What follows belongs to an exercise in optimizing a design on an open flow for small area and a short achievable clock period; a production flow would make more cautious choices. At most, simulation tests tie the RTL to the original design; equivalence was not proved. Some runs may be left out. An edit can pass the tests and still lose a function that they never use. For runs 2 to 4, only the layout was checked, not whether the RTL still works.

--- flow/design.v ---
`timescale 1ns / 10ps
module fir(
    input clk,                               
    input signed [15:0] noisy_signal,        
    output signed [15:0] filtered_signal     
);
    integer i, j;
    localparam [143:0] COEFFS = {16'h04F6,    
                                 16'h0AE4,    
                                 16'h1089,    
                                 16'h1469,    
                                 16'h160F,    
                                 16'h1496,    
                                 16'h1089,    
                                 16'h0AE4,    
                                 16'h04F6};   
    reg signed [15:0] delayed_signal [0:8];
    reg signed [31:0] prod  [0:8];
    reg signed [32:0] sum_0 [0:4];
    reg signed [33:0] sum_1 [0:2];
    reg signed [34:0] sum_2 [0:1];
    reg signed [35:0] sum_3;
    always @(posedge clk) begin
        delayed_signal[0] <= noisy_signal;
        for (i = 1; i <= 8; i = i + 1) begin
            delayed_signal[i] <= delayed_signal[i - 1];
        end
    end
    always @(posedge clk) begin
        for (j = 0; j <= 8; j = j + 1) begin
            prod[j] <= delayed_signal[j] * $signed(COEFFS[16*j +: 16]);
        end
    end
    always @(posedge clk) begin
        sum_0[0] <= prod[0] + prod[1];
        sum_0[1] <= prod[2] + prod[3];
        sum_0[2] <= prod[4] + prod[5];
        sum_0[3] <= prod[6] + prod[7];
        sum_0[4] <= prod[8];
    end
    always @(posedge clk) begin
        sum_1[0] <= sum_0[0] + sum_0[1];
        sum_1[1] <= sum_0[2] + sum_0[3];
        sum_1[2] <= sum_0[4];
    end
    always @(posedge clk) begin
        sum_2[0] <= sum_1[0] + sum_1[1];
        sum_2[1] <= sum_1[2];
    end
    always @(posedge clk) begin
        sum_3 <= sum_2[0] + sum_2[1];
    end
    assign filtered_signal = $signed(sum_3[35:14]);
endmodule
--- flow/run.sh ---
#!/bin/bash
# synth_recipe.tcl (not shown) runs the flow's synth.tcl, then flattens the netlist and writes it again
# the make line also repeats each setting of config.mk as NAME=value (left out here)
make -C /OpenROAD-flow-scripts/flow DESIGN_CONFIG=/design/flow/config.mk WORK_HOME=/design/flow/orfs CLKGATE_MAP_FILE= SYNTH_SCRIPT=/design/flow/synth_recipe.tcl finish
--- flow/config.mk ---
export PLATFORM = sky130hd
export DESIGN_NAME = fir
export DESIGN_NICKNAME = fir
export VERILOG_FILES = /design/flow/design.v
export SDC_FILE = /design/flow/constraint.sdc
export NUM_CORES = 4
export LEC_CHECK = 0
export CAP_MARGIN = 20
export CORE_MARGIN = 2
export CORE_UTILIZATION = 40
export SLEW_MARGIN = 20
--- flow/constraint.sdc ---
create_clock -name core_clock -period 6.0 [get_ports {clk}]
set_input_delay 1.2000 -clock core_clock [delete_from_list [all_inputs] [get_ports {clk}]]
set_output_delay 1.2000 -clock core_clock [all_outputs]
set_load 0.01 [all_outputs]
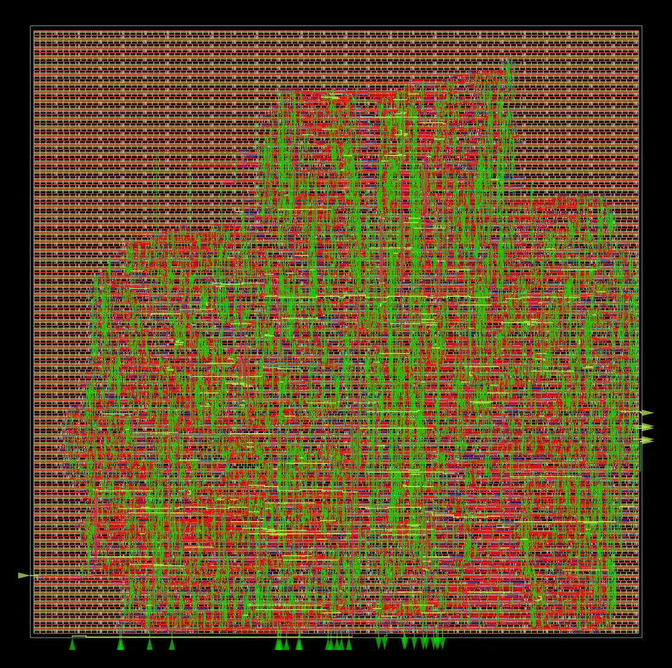
Fig. 1. Signal routing as the flow saved it (run 1).
DRT met1 WL: 59.17 mm
routed wl met3: 2.927 mm

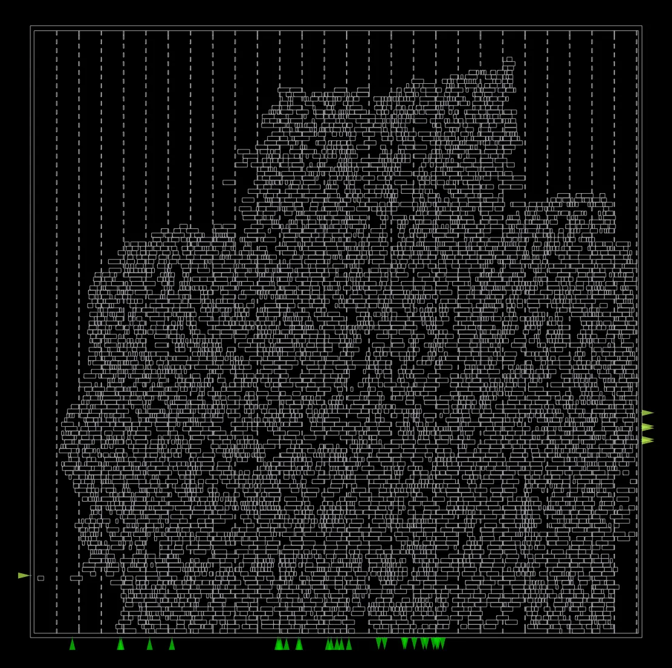
Fig. 2. Placed standard cells (run 1).
n_taps: 1876
Rows: 137
fill count: 13280
utilization after layout: 44.40%

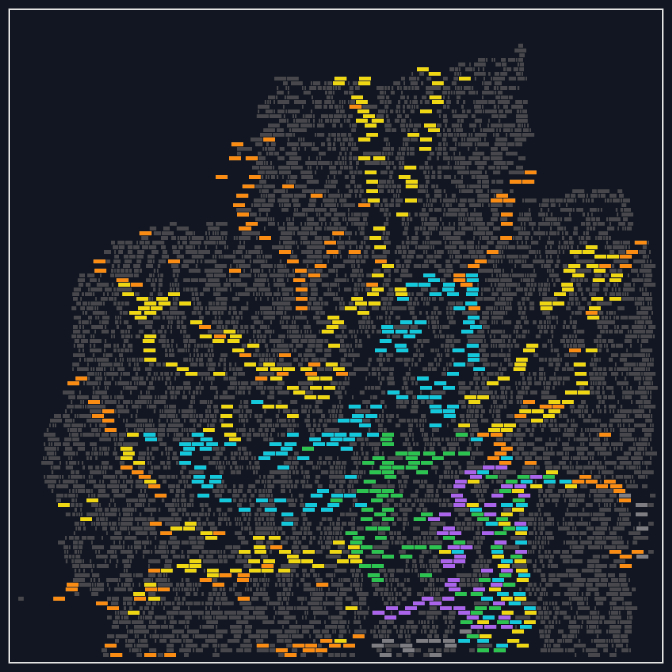
Fig. 3. Sequential cells colored by netlist name (run 1).
Other sequential cells in the stronger gray, the rest of the logic in the fainter gray.
color	name in the netlist	flops
purple	`sum_2`	56
green	`sum_1`	86
yellow	`prod`	239
cyan	`sum_0`	142
orange	`delayed_signal`	144

==> results.json, run 1 <==
{
  "outcome": "finished clean",
  "synth_cells": 5754,
  "ant_nets": 0,
  "finClkSkew_ns": 0.04949,
  "drive_gt1_share_pct": 4.175,
  "cts_root_buf": "clkbuf_16",
  "finalInstanceArea_sq_um": 61870,
  "end_kind": "register",
  "synth-simple-area-share_pct": 7.093,
  "drv_slew": 0,
  "grt_pass1_vias": 39270,
  "grt_pass1_wl_mm": 203.2,
  "setup_ws_ns": 0.3869,
  "synth_edf_count": 0,
  "reg2reg_setup_slack_ns": 0.39,
  "yosys_register_bits": 683,
  "ys_warn_count": 6,
  "n_all_inverters": 1191,
  "cts_htree_levels": 3,
  "startpoint": "delayed_signal[4][4]$_DFF_P_",
  "clk-insertion-delay-late_ns": 0.67,
  "ys.flop_type": "dfxtp_1",
  "synth.avg_cell_area_sq_um": 9.748,
  "path_depth": 20,
  "worstPathArrival_ns": 6.15,
  "cap_violations": 0,
  "min_path_type": "reg2reg",
  "grt_util_met3_pct": 1.985,
  "synth_nets": 7275,
  "die_w_um": 378.5,
  "ioPinCount": 33,
  "coreArea_sq_um": 139400,
  "worstPathBufferInverterCount": 4,
  "post_cts_resized": 0,
  "seq_share_pct": 22.10,
  "tightestPinTransition_ns": 1.008,
  "syn2layout_area_growth_pct": 10.31,
  "path_class": "reg2reg",
  "multi_input_gates": 3852,
  "dieArea_sq_um": 143200,
  "crit_chain": "ha_1 -> ha_1 -> inv_1 -> fa_1 -> inv_1 -> fa_1 -> fa_1 -> inv_1 -> fa_1 -> inv_1 -> ha_1 -> a21o_1 -> a21o_1 -> a21oi_1 -> o21ai_0 -> a311oi_2 -> a21boi_1 -> o31ai_2 -> or4b_1 -> o311ai_1",
  "buffers": 65,
  "synth_cell_types": 91,
  "synthAdderAreaFrac_pct": 40.41,
  "multi_input_area_share_pct": 61.16,
  "ctsHoldBuffers": 0,
  "async_flop_share_pct": 0,
  "largest_class": "multi-input combinational cells",
  "avgViaCountPerCell": 4.843,
  "grt.total_usage_pct": 17.61,
  "io_buffers": 32,
  "hold_end": "sum_0[4][5]$_DFF_P_",
  "initial_core_util_pct": 40.25,
  "wl_met2_mm": 57.08,
  "clkSlewWorstSetupHoldPaths_ns": 0.06,
  "crit_family": "adder cells",
  "reg2reg_depth": 20,
  "drc": 0,
  "hp-start": "prod[8][5]$_DFF_P_",
  "slew-limit-headroom_pct": 31.95,
  "wl_mm": 122.0,
  "cts_tree": "yes",
  "post_cts_buffers": 0,
  "worstHoldPathCells": 0,
  "hold_ws_ns": 0.3227,
  "synth_top_family_by_area": "adder cells",
  "grt_max_degree": 26,
  "chipHeight_um": 378.5,
  "synth_area_sq_um": 56090,
  "nClkBuffers": 107,
  "drtIter0Drc": 1745,
  "grt.overflow.total": 0,
  "top_usage_layer": "met2",
  "vias": 37850,
  "reg2reg_from": "delayed_signal[4][4]$_DFF_P_",
  "seq_cells": 683,
  "setup_viol": 0,
  "first_pass_iters": 5,
  "top_layer": "met4",
  "final_common_cell": "inv_1",
  "synth-xor-area-share_pct": 6.902,
  "place_area_sq_um": 58900,
  "clockBufferDepth": 3,
  "dp_hpwl_mm": 100.8,
  "use_met2_pct": 29.79
}
-- run 1: synth_stat cells (38+ instances only) --
cell type,n,area (sq um)
a21o_1,209,1569
o21a_1,50,375.4
dfxtp_1,683,13670
nor3_1,73,365.4
o21bai_1,61,457.9
a21oi_1,333,1667
nand2_1,167,626.9
fa_1,513,10270
inv_1,1191,4471
nor2b_1,38,237.7
o21ai_0,144,720.7
nand3_1,65,325.3
ha_1,991,12400
nand2b_1,45,281.5
xor2_1,131,1147
xnor2_1,311,2724
nor2_1,260,975.9
-- run 1: sequential cells by signal, summed over array words and instances (netlist names) --
| signal | cells |
|---|---|
| prod | 239 |
| delayed_signal | 144 |
| sum_0 | 142 |
| sum_1 | 86 |
| sum_2 | 56 |
| sum_3 | 16 |
-- run 1: through the flow --
| stage | util (%) | instances |
|---|---|---|
| 3_5_place_dp | 42.26 | 7667 |
| 4_1_cts | 44.40 | 7816 |
| 6_report | 44.40 | 7817 |
| 3_3_place_gp | 42.26 | 7667 |
| 5_1_grt | 44.40 | 7816 |
| 2_1_floorplan | - | 5754 |
Fig. 4: run 1, routed metal, one color a layer
Two of the layers only.
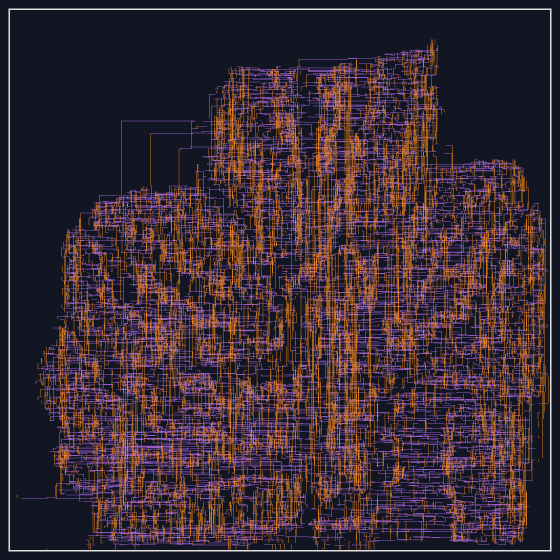

==> run 2: too many edits to list; what changed since run 1 <==
flow/design.v: 54 -> 1904 lines; modules unchanged: 0
  fir: edited, 53 -> 1900 lines
  fa: new, 4 lines
==> module fa as of run 2 <==
module fa(input a, input b, input c, output s, output co);
    assign s = a ^ b ^ c;
    assign co = (a & b) | (a & c) | (b & c);
endmodule
--- a/flow/config.mk
+++ b/flow/config.mk
@@ -8,4 +8,7 @@
 export CAP_MARGIN = 20
 export CORE_MARGIN = 2
-export CORE_UTILIZATION = 40
+export CORE_UTILIZATION = 65
+export SETUP_SLACK_MARGIN = 3.7
 export SLEW_MARGIN = 20
+export SYNTH_HIERARCHICAL = 1
+export SYNTH_MINIMUM_KEEP_SIZE = 0
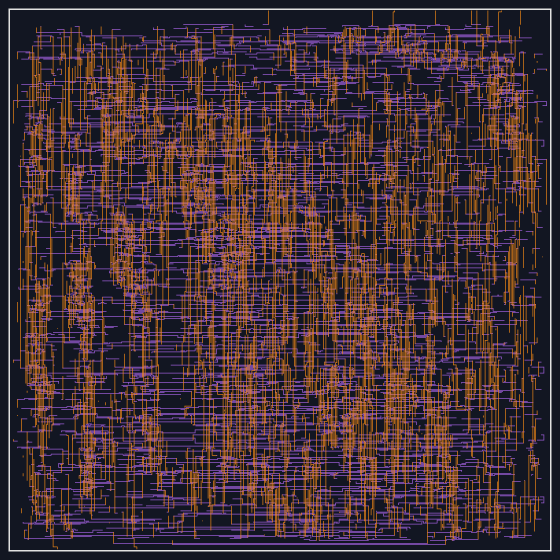
Fig. 5. Routed metal, one color a layer (run 2).
Two of the layers only.
color	layer	wire length
orange	met2	22.0 mm
purple	met1	20.2 mm
DR WL/cell: 24.60 um
Routed WL: 48.58 mm

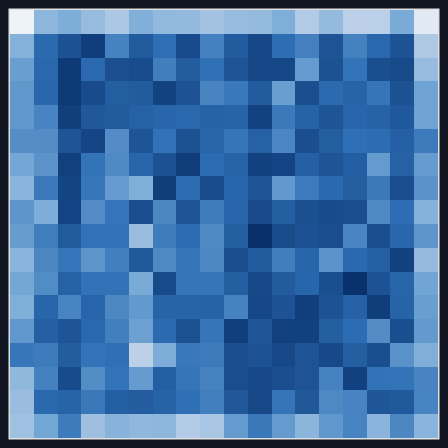
Fig. 6. Cell area per tile (run 2).
18 x 18 tiles, from white (low) to dark blue (high), 0 to 100% covered.
fullest tile	100%
mean over tiles	72%
tiles over 75% full	51%

==> run 2 against run 1 <==
Still clean. Register-to-register slack gained 3.0 ns. Synthesized area decreased by 64%. Maximum frequency rose by 120%. Clock-buffer cell count decreased by 42. Sequential share of layout area rose by 13 points. Clock skew is 0.028 ns lower. Die area is 77% lower. Cell area is 61% lower. Critical path depth decreased by 12. Global-route usage rose by 13 points. Critical path type unchanged. Highest routed layer unchanged.
==> results.json, run 2 <==
{
  "finClkSkew_ns": 0.02147,
  "clk-insertion-delay-late_ns": 0.54,
  "grt_pass1_vias": 12460,
  "period_share_pct": 42.89,
  "cts-buffers-inserted": 43,
  "cts_tree": "yes",
  "met1_usage_pct": 42.30,
  "drive_gt1_share_pct": 26.93,
  "worstPathRequired_ns": 6.46,
  "grt_util_met3_pct": 10.40,
  "reg2reg_from": "q3_154$_DFF_P_",
  "cp-endpoint": "y[13]$_DFF_P_",
  "tns_ns": 0,
  "synth-xor-area-share_pct": 2.532,
  "startpoint_type": "register",
  "cts.sinks": 410,
  "drc": 0,
  "path_class": "reg2reg",
  "use_met2_pct": 47.43,
  "dieArea_sq_um": 32830,
  "synth_cell_types": 61,
  "hold_end": "r4[11]$_DFF_P_",
  "clockBufferDepth": 3,
  "mostFrequentLayoutCells": "301 x dfxtp_1, 293 x fa_1, 121 x fa_2",
  "min_path_type": "reg2reg",
  "worstHoldPathCells": 0,
  "coreArea_sq_um": 30750,
  "ys_warn_count": 7,
  "rsz0062_at_grt": "true",
  "synth-simple-area-share_pct": 3.206,
  "chipHeight_um": 181.2,
  "ys.flop_type": "dfxtp_1",
  "synth_area_sq_um": 20410,
  "startpoint": "q3_154$_DFF_P_",
  "antenna_found_initial": 1,
  "avgViaCountPerCell": 5.677,
  "outcome": "finished clean",
  "stdcell_count": 1975,
  "end_kind": "register",
  "io_buffers": 32,
  "clkSlewWorstSetupHoldPaths_ns": 0.06,
  "hold_viol_final": 0,
  "fin_nets": 2054,
  "tightestPinTransition_ns": 0.6078,
  "synth_mux_area_share_pct": 0.04905,
  "grt_pass1_wl_mm": 72.76,
  "reg2reg_depth": 8,
  "initial_core_util_pct": 66.37,
  "yosys_register_bits": 410,
  "setup_viol": 0,
  "cts_root_buf": "clkbuf_16",
  "dp_hpwl_mm": 37.19,
  "gp_congestion": 0.9423,
  "synth_compound_area_share_pct": 6.039,
  "synth_top_family_by_area": "adder cells",
  "slew-limit-headroom_pct": 59.05,
  "clock.fmax_mhz": 388.6,
  "synth_common_cells": "414 x fa_1, 410 x dfxtp_1, 118 x inv_1",
  "synthDominantCellAreaShare_pct": 40.61,
  "reg2reg_setup_slack_ns": 3.43,
  "wl_met2_mm": 22.01,
  "min_period_ns": 2.573,
  "synth_top_area_cell": "fa_1",
  "top_layer": "met4",
  "fin_util_pct": 78.13,
  "synth_nets": 1922,
  "synth.avg_cell_area_sq_um": 14.45,
  "worstPathArrival_ns": 3.04,
  "cap_violations": 0,
  "synth_cells": 1412,
  "synth.area.top_cells": "fa_1 41%, dfxtp_1 40%, ha_1 4.8%",
  "ys_seq_area_share_pct": 40.22,
  "final_common_cell": "dfxtp_1",
  "yosysMostFrequentCell": "fa_1",
  "grt.total_usage_pct": 30.81,
  "ctsHoldBuffers": 0,
  "grt.overflow.total": 0,
  "cp_max_fo": 3,
  "grt_max_degree": 14,
  "r2r-end": "y[13]$_DFF_P_",
  "drv_slew": 0,
  "ant_nets": 0,
  "syn2layout_area_growth_pct": 17.72,
  "drtIter0Drc": 699,
  "synthAdderAreaFrac_pct": 45.50,
  "post_cts_buffers": 30,
  "die_w_um": 181.2,
  "post_cts_resized": 247,
  "dp_cells": 1834,
  "top_usage_layer": "met2",
  "wl_met1_mm": 20.23,
  "met3_wirelength_mm": 4.846,
  "num_rows": 64,
  "ioPinCount": 33,
  "cts_htree_levels": 2,
  "async_flop_share_pct": 0,
  "vias": 11210,
  "hp-start": "r3[11]$_DFF_P_",
  "synth_edf_count": 0,
  "first_pass_iters": 6
}
## run 2: cell count changes in the layout (fill, tap and decap cells not counted), moves of 220 or more
cell and change:
a21oi_1 -279, dfxtp_1 -381, fa_1 -220, ha_1 -923
inv_1 -1078, nor2_1 -225, xnor2_1 -269
## run 2: Yosys stat by module (local to each module, per instance)
module  times used  flip-flops and latches  cells
fa             409                       0      1
fir              1                     410   1003
## run 2: through the flow
step | hold WS (ns) | setup slack (ns) | instance area [sq um]
after floorplan | 0.3096 | 3.579 | 20590
after global placement | 0.3106 | 3.364 | 21350
after detailed placement | 0.3121 | 3.313 | 21350
after CTS | 0.3232 | 3.438 | 23600
after global routing | 0.3294 | 3.348 | 24020
final | 0.3247 | 3.427 | 24020
## run 2: final cells by class
cell class              instances  area, sq um
diodes                          1        2.502
flip-flops and latches        410         8517
inverters                     118        442.9
multi-input cells             878        12320
well taps                     396        495.5
fillers                      1795         6725
repair buffers                 93        783.3
clock inverters                14        216.5
clock buffers                  65         1250
## run 2: critical path, stage by stage, from the launching register on
cell,delay [ns]
dfxtp_1,0.31
fa_1,0.59
ha_4,0.24
o21ai_4,0.14
nor3_2,0.07
or4b_4,0.54
a221o_1,0.35
a21oi_2,0.16
xnor2_1,0.12
==> run 3: changes to the inputs <==
--- a/flow/config.mk
+++ b/flow/config.mk
@@ -8,7 +8,7 @@
 export CAP_MARGIN = 20
 export CORE_MARGIN = 2
 export CORE_UTILIZATION = 65
-export SETUP_SLACK_MARGIN = 3.7
+export SETUP_SLACK_MARGIN = 4.0
 export SLEW_MARGIN = 20
 export SYNTH_HIERARCHICAL = 1
 export SYNTH_MINIMUM_KEEP_SIZE = 0
==> run 3 against run 2 <==
Critical path depth shrank 3. Hold slack got worse by 0.0027 ns. Die area did not move. Routed wire length increased by 6.2%. Synthesized cell count did not move. Sequential share of layout area down 2.0 points. Via count increased by 4.0%. Clock-buffer cell count down 2. Highest routed layer unchanged.
==> results.json, run 3 <==
{
  "reg2reg_setup_slack_ns": 3.41,
  "tns_ns": 0,
  "grt_max_degree": 16,
  "rsz0062_at_grt": "true",
  "clk_share_pct": 5.467,
  "cts_tree": "yes",
  "path_class": "reg2reg",
  "fin_nets": 2113,
  "clk-insertion-delay-late_ns": 0.55,
  "clock.fmax_mhz": 385.9,
  "grt_pass1_vias": 12950,
  "worstHoldPathCells": 0,
  "outcome": "finished clean",
  "dp_hpwl_mm": 37.71,
  "synth_cell_types": 61,
  "ctsHoldBuffers": 0,
  "met3_wirelength_mm": 4.559,
  "nonClkBufAreaFrac_pct": 5.720,
  "largest_class": "multi-input combinational cells",
  "slew-limit-headroom_pct": 60.82,
  "setup_viol": 0,
  "reg2reg_from": "r4[1]$_DFF_P_",
  "period_share_pct": 43.19,
  "ys_seq_area_share_pct": 40.22,
  "n_all_inverters": 118,
  "worstPathRequired_ns": 6.43,
  "cts-buffers-inserted": 42,
  "ys_warn_count": 7,
  "wl_met1_mm": 20.94,
  "yosys_register_bits": 410,
  "synth_nets": 1922,
  "vias": 11660,
  "reg2reg_depth": 5,
  "die_w_um": 181.2,
  "synth_top_family_by_area": "adder cells",
  "wl_mm": 51.58,
  "hp-start": "r5[15]$_DFF_P_",
  "syn2layout_area_growth_pct": 26.37,
  "buffers": 153,
  "mostFrequentLayoutCells": "261 x dfxtp_1, 213 x fa_2, 201 x fa_1",
  "ioPinCount": 33,
  "grt_pass1_wl_mm": 75.64,
  "drive_gt1_share_pct": 44.17,
  "dieArea_sq_um": 32830,
  "grt_util_met3_pct": 9.958,
  "top_usage_layer": "met2",
  "synth_area_sq_um": 20410,
  "finalInstanceArea_sq_um": 25790,
  "antenna_cells": 1,
  "cp-endpoint": "q0_27$_DFF_P_",
  "synth.avg_cell_area_sq_um": 14.45,
  "met1_usage_pct": 43.21,
  "io_buffers": 32,
  "register_area_sq_um": 8622,
  "place_area_sq_um": 21740,
  "multi_input_area_sq_um": 13340,
  "hold_end": "r6[15]$_DFF_P_",
  "synth.area.top_cells": "fa_1 41%, dfxtp_1 40%, ha_1 4.8%",
  "startpoint": "r4[1]$_DFF_P_",
  "async_flop_share_pct": 0,
  "synth_edf_count": 0,
  "seq_share_pct": 33.43,
  "yosysMostFrequentCell": "fa_1",
  "route.detailed.wl_per_inst_um": 25.36
}
==> run 3: changes by cell type in the layout (fill, tap and decap cells not counted), moves of 15 or more <==
cell / previous run / this run
a21oi_1: 54 / 39
dfxtp_1: 301 / 261
dfxtp_4: 69 / 91
fa_2: 121 / 213
buf_6: 6 / 39
ha_1: 68 / 38
buf_4: 53 / 76
ha_4: 8 / 37
dfxtp_2: 40 / 58
fa_1: 293 / 201
==> run 3: per-stage QoR <==
step / cells / worst slack, ns / hold WS (ns) / util, %
final: 2034 / 3.409 / 0.3220 / 83.87
after CTS: 1991 / 3.404 / 0.3255 / 80.69
after detailed placement: 1834 / 3.372 / 0.3121 / 70.69
after global placement: 1834 / 3.386 / 0.3102 / 70.69
after floorplan: 1412 / 3.579 / 0.3096 / -
after global routing: 2033 / 3.382 / 0.3301 / 83.87
==> run 3: critical path, cell delays in order (launching register included) <==
cell	delay, ns
dfxtp_4	0.38
buf_6	0.13
fa_2	0.55
fa_2	0.44
fa_2	0.54
fa_2	0.42
==> run 3: timing repair <==
item / CTS / global route
setup buffers: 79 / 42
pin swaps: 128 / 136
gates resized for setup: 347 / 152
endpoints found under the setup margin: 187 / 173
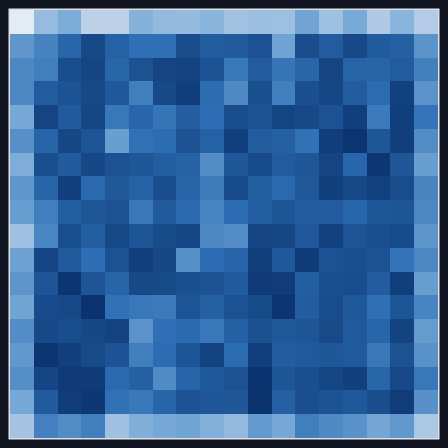
Fig. 7. Cell area per tile (run 3).
18 x 18 tiles, from white (low) to dark blue (high), 0 to 100% covered.
starting density of the core: 66.37%
core area: 30750 sq um
utilization after layout: 83.87%

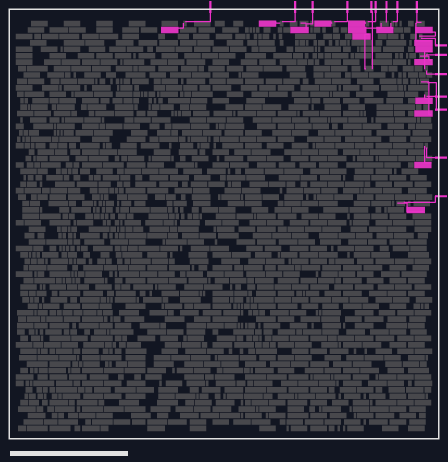
Fig. 8. Nets reached from selected ports (run 3).
The bar under the picture is 50 um long.
color	port	direction	edge	end cells	buffers	wire
magenta	`filtered_signal`	output	9 north, 7 east	16	16	293 um

==> run 4: too many edits to list; what changed since run 3 <==
flow/design.v: 1904 -> 2679 lines; modules unchanged: 0
  fir: edited, 1900 -> 2679 lines
  removed: fa
--- a/flow/config.mk
+++ b/flow/config.mk
@@ -8,7 +8,4 @@
 export CAP_MARGIN = 20
 export CORE_MARGIN = 2
-export CORE_UTILIZATION = 65
-export SETUP_SLACK_MARGIN = 4.0
+export CORE_UTILIZATION = 40
 export SLEW_MARGIN = 20
-export SYNTH_HIERARCHICAL = 1
-export SYNTH_MINIMUM_KEEP_SIZE = 0
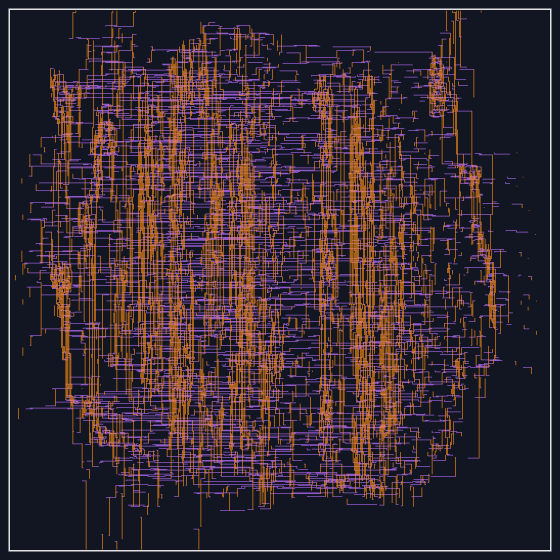
Fig. 9. Routed metal, one color a layer (run 4).
Two of the layers only.
Routed WL: 49.05 mm
Total GRT Usage: 17.55%
via count: 11770
DR WL/cell: 18.38 um

==> run 4 against run 3 <==
Routed wire length down 4.9%. Synthesized area up 12%. Via count up 0.92%. Global-route usage down 14 points.
==> results.json, run 4 <==
{
  "die_w_um": 242.8,
  "fin_nets": 2413,
  "crit_path_max_incr_delay_ns": 0.64,
  "setup_ws_ns": 2.652,
  "worstPathBufferInverterCount": 3,
  "ctsHoldBuffers": 0,
  "avgViaCountPerCell": 4.412,
  "crit_family": "adder cells",
  "synth_top_area_cell": "fa_1",
  "worstPathArrival_ns": 3.79,
  "num_rows": 87,
  "synthDominantCellAreaShare_pct": 40.28,
  "antenna_found_initial": 3,
  "cp_max_fo": 7,
  "use_met2_pct": 29.05,
  "grt_pass1_vias": 13550,
  "synth_area_sq_um": 22810,
  "cap_violations": 0,
  "synth_cell_types": 60,
  "drtIter0Drc": 709,
  "ys_warn_count": 1,
  "met1_usage_pct": 23.11,
  "cts.sinks": 440,
  "ioPinCount": 33,
  "first_pass_iters": 5,
  "ys_seq_area_share_pct": 38.62,
  "critPathMostFrequentCell": "fa_1",
  "startpoint_type": "register",
  "pre_cts_slack_ns": 2.640,
  "mostFrequentLayoutCells": "529 x inv_1, 459 x fa_1, 440 x dfxtp_1",
  "grt.overflow.total": 0,
  "finClkSkew_ns": 0.01825,
  "clkSlewWorstSetupHoldPaths_ns": 0.06,
  "clk-insertion-delay-late_ns": 0.58,
  "tightestPinTransition_ns": 0.8152,
  "outcome": "finished clean",
  "final_common_cell": "inv_1",
  "post_cts_resized": 0,
  "ant_nets": 0,
  "drc": 0,
  "cts_root_buf": "clkbuf_16",
  "synth_edf_count": 0,
  "place_area_sq_um": 24080,
  "slowest_stage": "dfxtp_1",
  "post_cts_buffers": 0,
  "setup_viol": 0,
  "cts_tree": "yes",
  "clock.fmax_mhz": 298.6,
  "clockBufferDepth": 3,
  "grt_max_degree": 14,
  "gp_congestion": 0.9225,
  "dp_cells": 2580,
  "synth.avg_cell_area_sq_um": 12.72,
  "finalInstanceArea_sq_um": 25740,
  "top_usage_layer": "met2",
  "rsz0062_at_grt": "false",
  "worstPathRequired_ns": 6.45,
  "cts_htree_levels": 2,
  "stdcell_count": 2668,
  "yosysMostFrequentCell": "inv_1",
  "ys.flop_type": "dfxtp_1",
  "chipHeight_um": 242.8,
  "reg_top3": "p0_1 (17), p1_0 (17), p2_2 (17)",
  "end_kind": "register",
  "path_class": "reg2reg",
  "min_period_ns": 3.348,
  "synth_nets": 2332,
  "hold_ws_ns": 0.3230,
  "cts-buffers-inserted": 48,
  "grt_util_met3_pct": 3.594,
  "tns_ns": 0,
  "synth.area.top_cells": "fa_1 40%, dfxtp_1 39%, inv_1 8.7%",
  "min_path_type": "reg2reg",
  "async_flop_share_pct": 0,
  "hold_viol_final": 0,
  "multi_input_area_sq_um": 11990,
  "period_share_pct": 55.81,
  "register_area_sq_um": 8808,
  "synth_cells": 1793,
  "dieArea_sq_um": 58950,
  "syn2layout_area_growth_pct": 12.86,
  "slew-limit-headroom_pct": 45.60,
  "drive_gt1_share_pct": 5.181,
  "drv_slew": 0,
  "crit_chain": "inv_1 -> fa_1 -> inv_1 -> fa_1 -> fa_1 -> inv_1 -> fa_1",
  "dp_hpwl_mm": 40.76,
  "io_buffers": 32,
  "yosys_register_bits": 440,
  "synth_common_cells": "529 x inv_1, 459 x fa_1, 440 x dfxtp_1",
  "grt_pass1_wl_mm": 77.70,
  "n_fill_cell": 5140
}
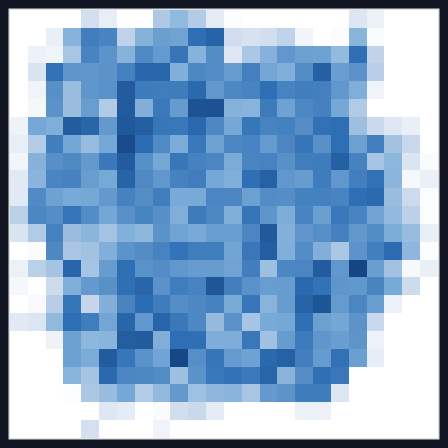
Fig. 10. Cell area per tile (run 4).
24 x 24 tiles, from white (low) to dark blue (high), 0 to 100% covered.
starting density of the core: 40.45%
utilization after layout: 45.66%
core area: 56390 sq um

run 4: final cells by class:
type / count / area share, %
sequential: 440 / 34.22
multi-input combinational: 819 / 46.59
antenna: 1 / 0.009721
inverter: 529 / 7.713
clock inverter: 21 / 1.152
clock buffer: 66 / 5.283
tap: 756 / 3.674
timing repair buffer: 36 / 1.361
run 4: per-layer routing:
metal / up-vias / wire length, um
li1: 5412 / -
met1: 5967 / 21610
met2: 305 / 23250
met3: 86 / 2843
met4: 0 / 1348
met5: - / 0
run 4: path summary, 6_finish.rpt:
kind,slack [ns],startpoint,to,cells past startpoint
worst max register to register,2.65,r4[10]$_DFF_P_,q0_51$_DFF_P_,7
worst min register to register,0.32,r1[11]$_DFF_P_,r2[11]$_DFF_P_,0
worst min-delay path,0.32,r1[11]$_DFF_P_,r2[11]$_DFF_P_,0
worst max-delay path,2.65,r4[10]$_DFF_P_,q0_51$_DFF_P_,7
run 4: logic make-up after synthesis:
family	synth area share (%)
buf+inv	8.804
flops	38.62
mux	0.04936
compound gates	5.024
simple gates	1.651
xor+xnor	2.073
fa+ha+maj	43.78

==> screenshots <==
Signal routing as the flow saved it.
shot_01.png
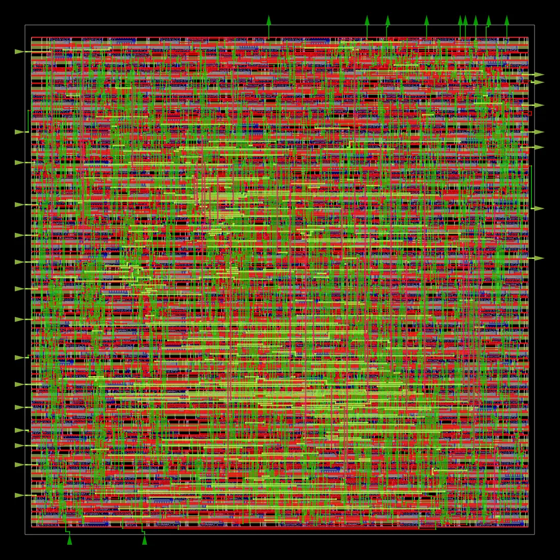
shot_02.png
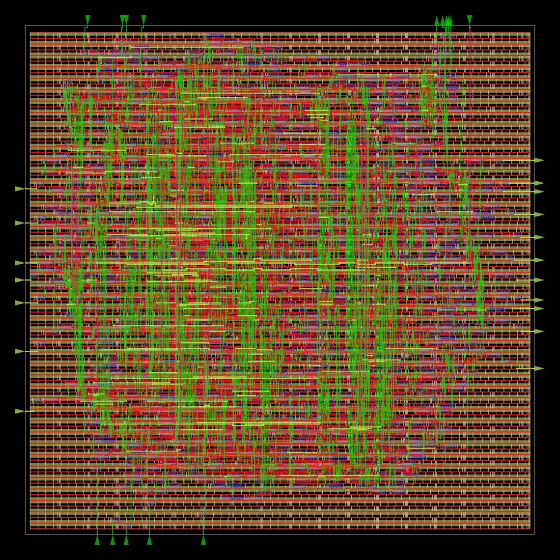
| from | picture |
|---|---|
| run 2 | shot_01.png |
| run 4 | shot_02.png |
- highest track usage: shot_01.png
- most wire per cell: shot_01.png


==> layout pictures side by side <==
Close-up of the layout.
image #1
Region (167, 167) to (197, 197) um. Cells in gray, sequential cells in the stronger gray; small squares are vias.
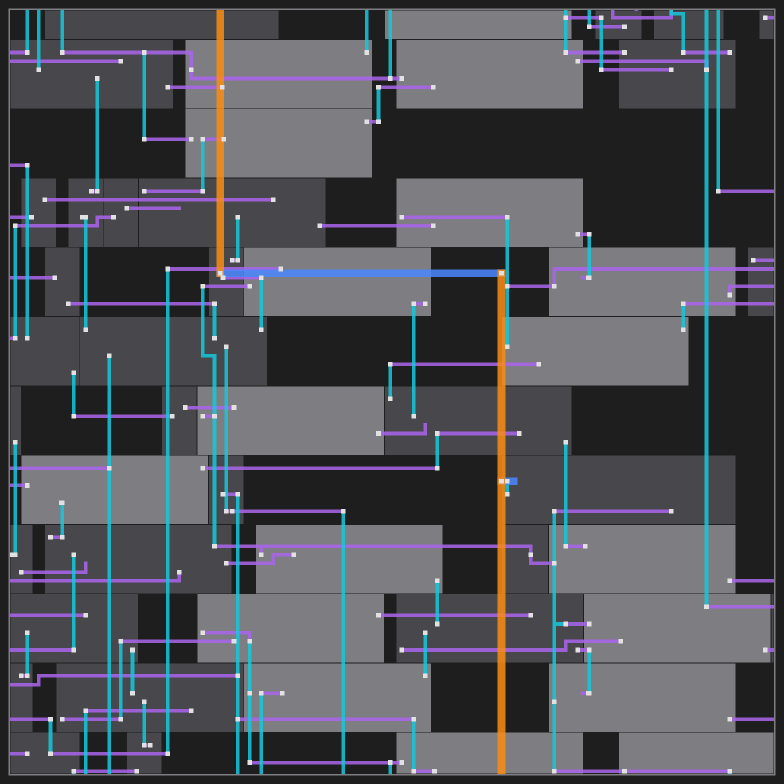
image #2
Region (121, 121) to (151, 151) um. Cells in gray, sequential cells in the stronger gray; small squares are vias.
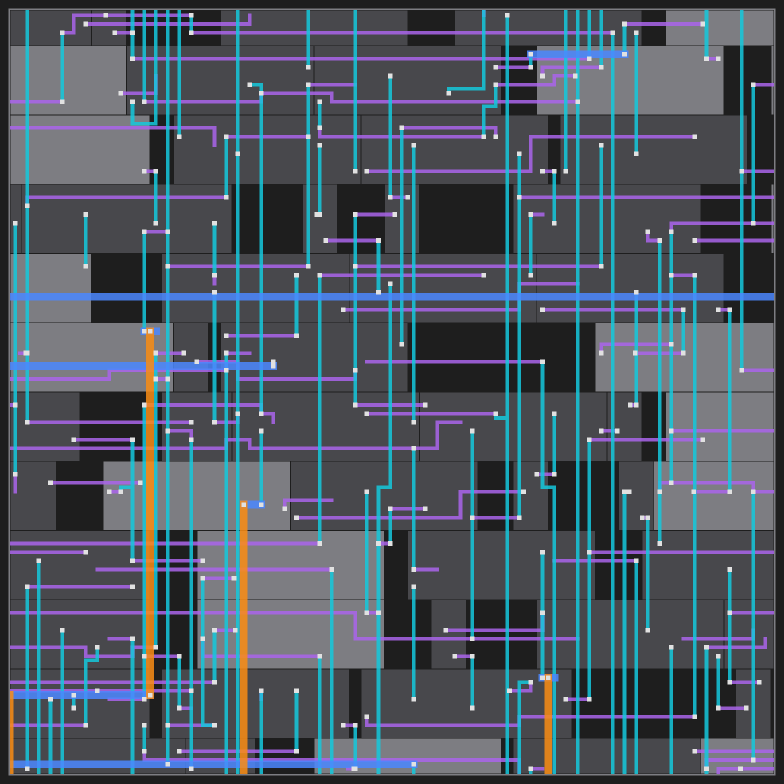
image #3
Region (269, 269) to (299, 299) um. Cells in gray, sequential cells in the stronger gray; small squares are vias.
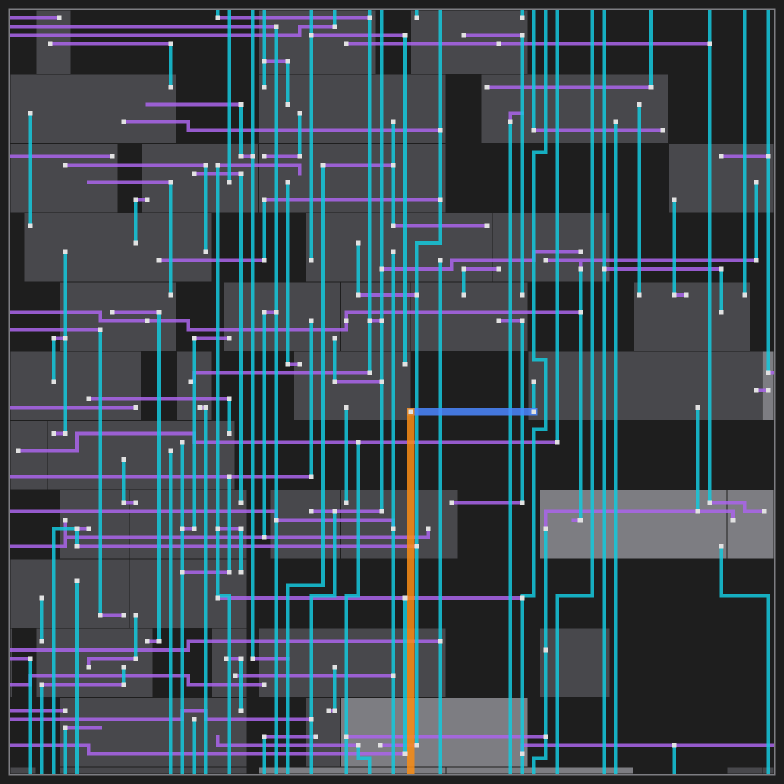
image #4
Region (121, 121) to (151, 151) um. Cells in gray, sequential cells in the stronger gray; small squares are vias.
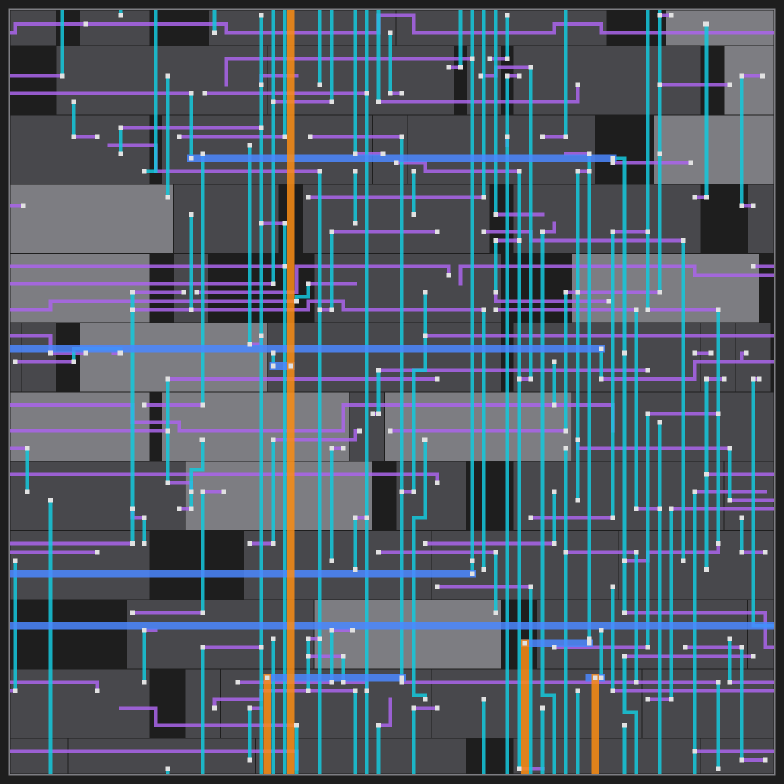
- run 2 = image #2
- run 4 = image #1
- run 3 = image #4
- run 1 = image #3

Key to image #4:
color	layer
purple	met1
orange	met4
blue	met3
cyan	met2
netlist names of flops here include	`r7` (2)
sequential cells in the window	11
most frequent	fa_1 (16), fa_2 (11), dfxtp_1 (9)
cells with their middle in the window	52

## separate check: timing with driven ports
The results above use ideal ports. As a check the final layouts listed here were re-extracted and re-timed, cells and wires unchanged.
Step 1 sets driving cells, clkbuf_16 on the clock port and buf_2 on the other inputs (assumed; they add their load-dependent delay and slew).
Step 2, shift: input delay + t, output delay - t, t = (earliest + latest rising clock arrival at the registers) / 2. This alone moves slack from input paths to output paths.
a / b / c = ideal / step 1 / step 2; a / b = the first two.
run | t, ns | slack for setup (ns) | worst setup path at the end | worst data-port slew with drivers (ns)
run 1 | 0.708 | 0.387 / 0.387 / 0.387 | register to register | 0.04
run 2 | 0.586 | 3.427 / 3.427 / 3.427 | register to register | 0.04
run 3 | 0.599 | 3.409 / 3.409 / 3.409 | register to register | 0.03
run 4 | 0.628 | 2.652 / 2.652 / 2.652 | register to register | 0.04
After both steps every run listed still meets setup and hold.
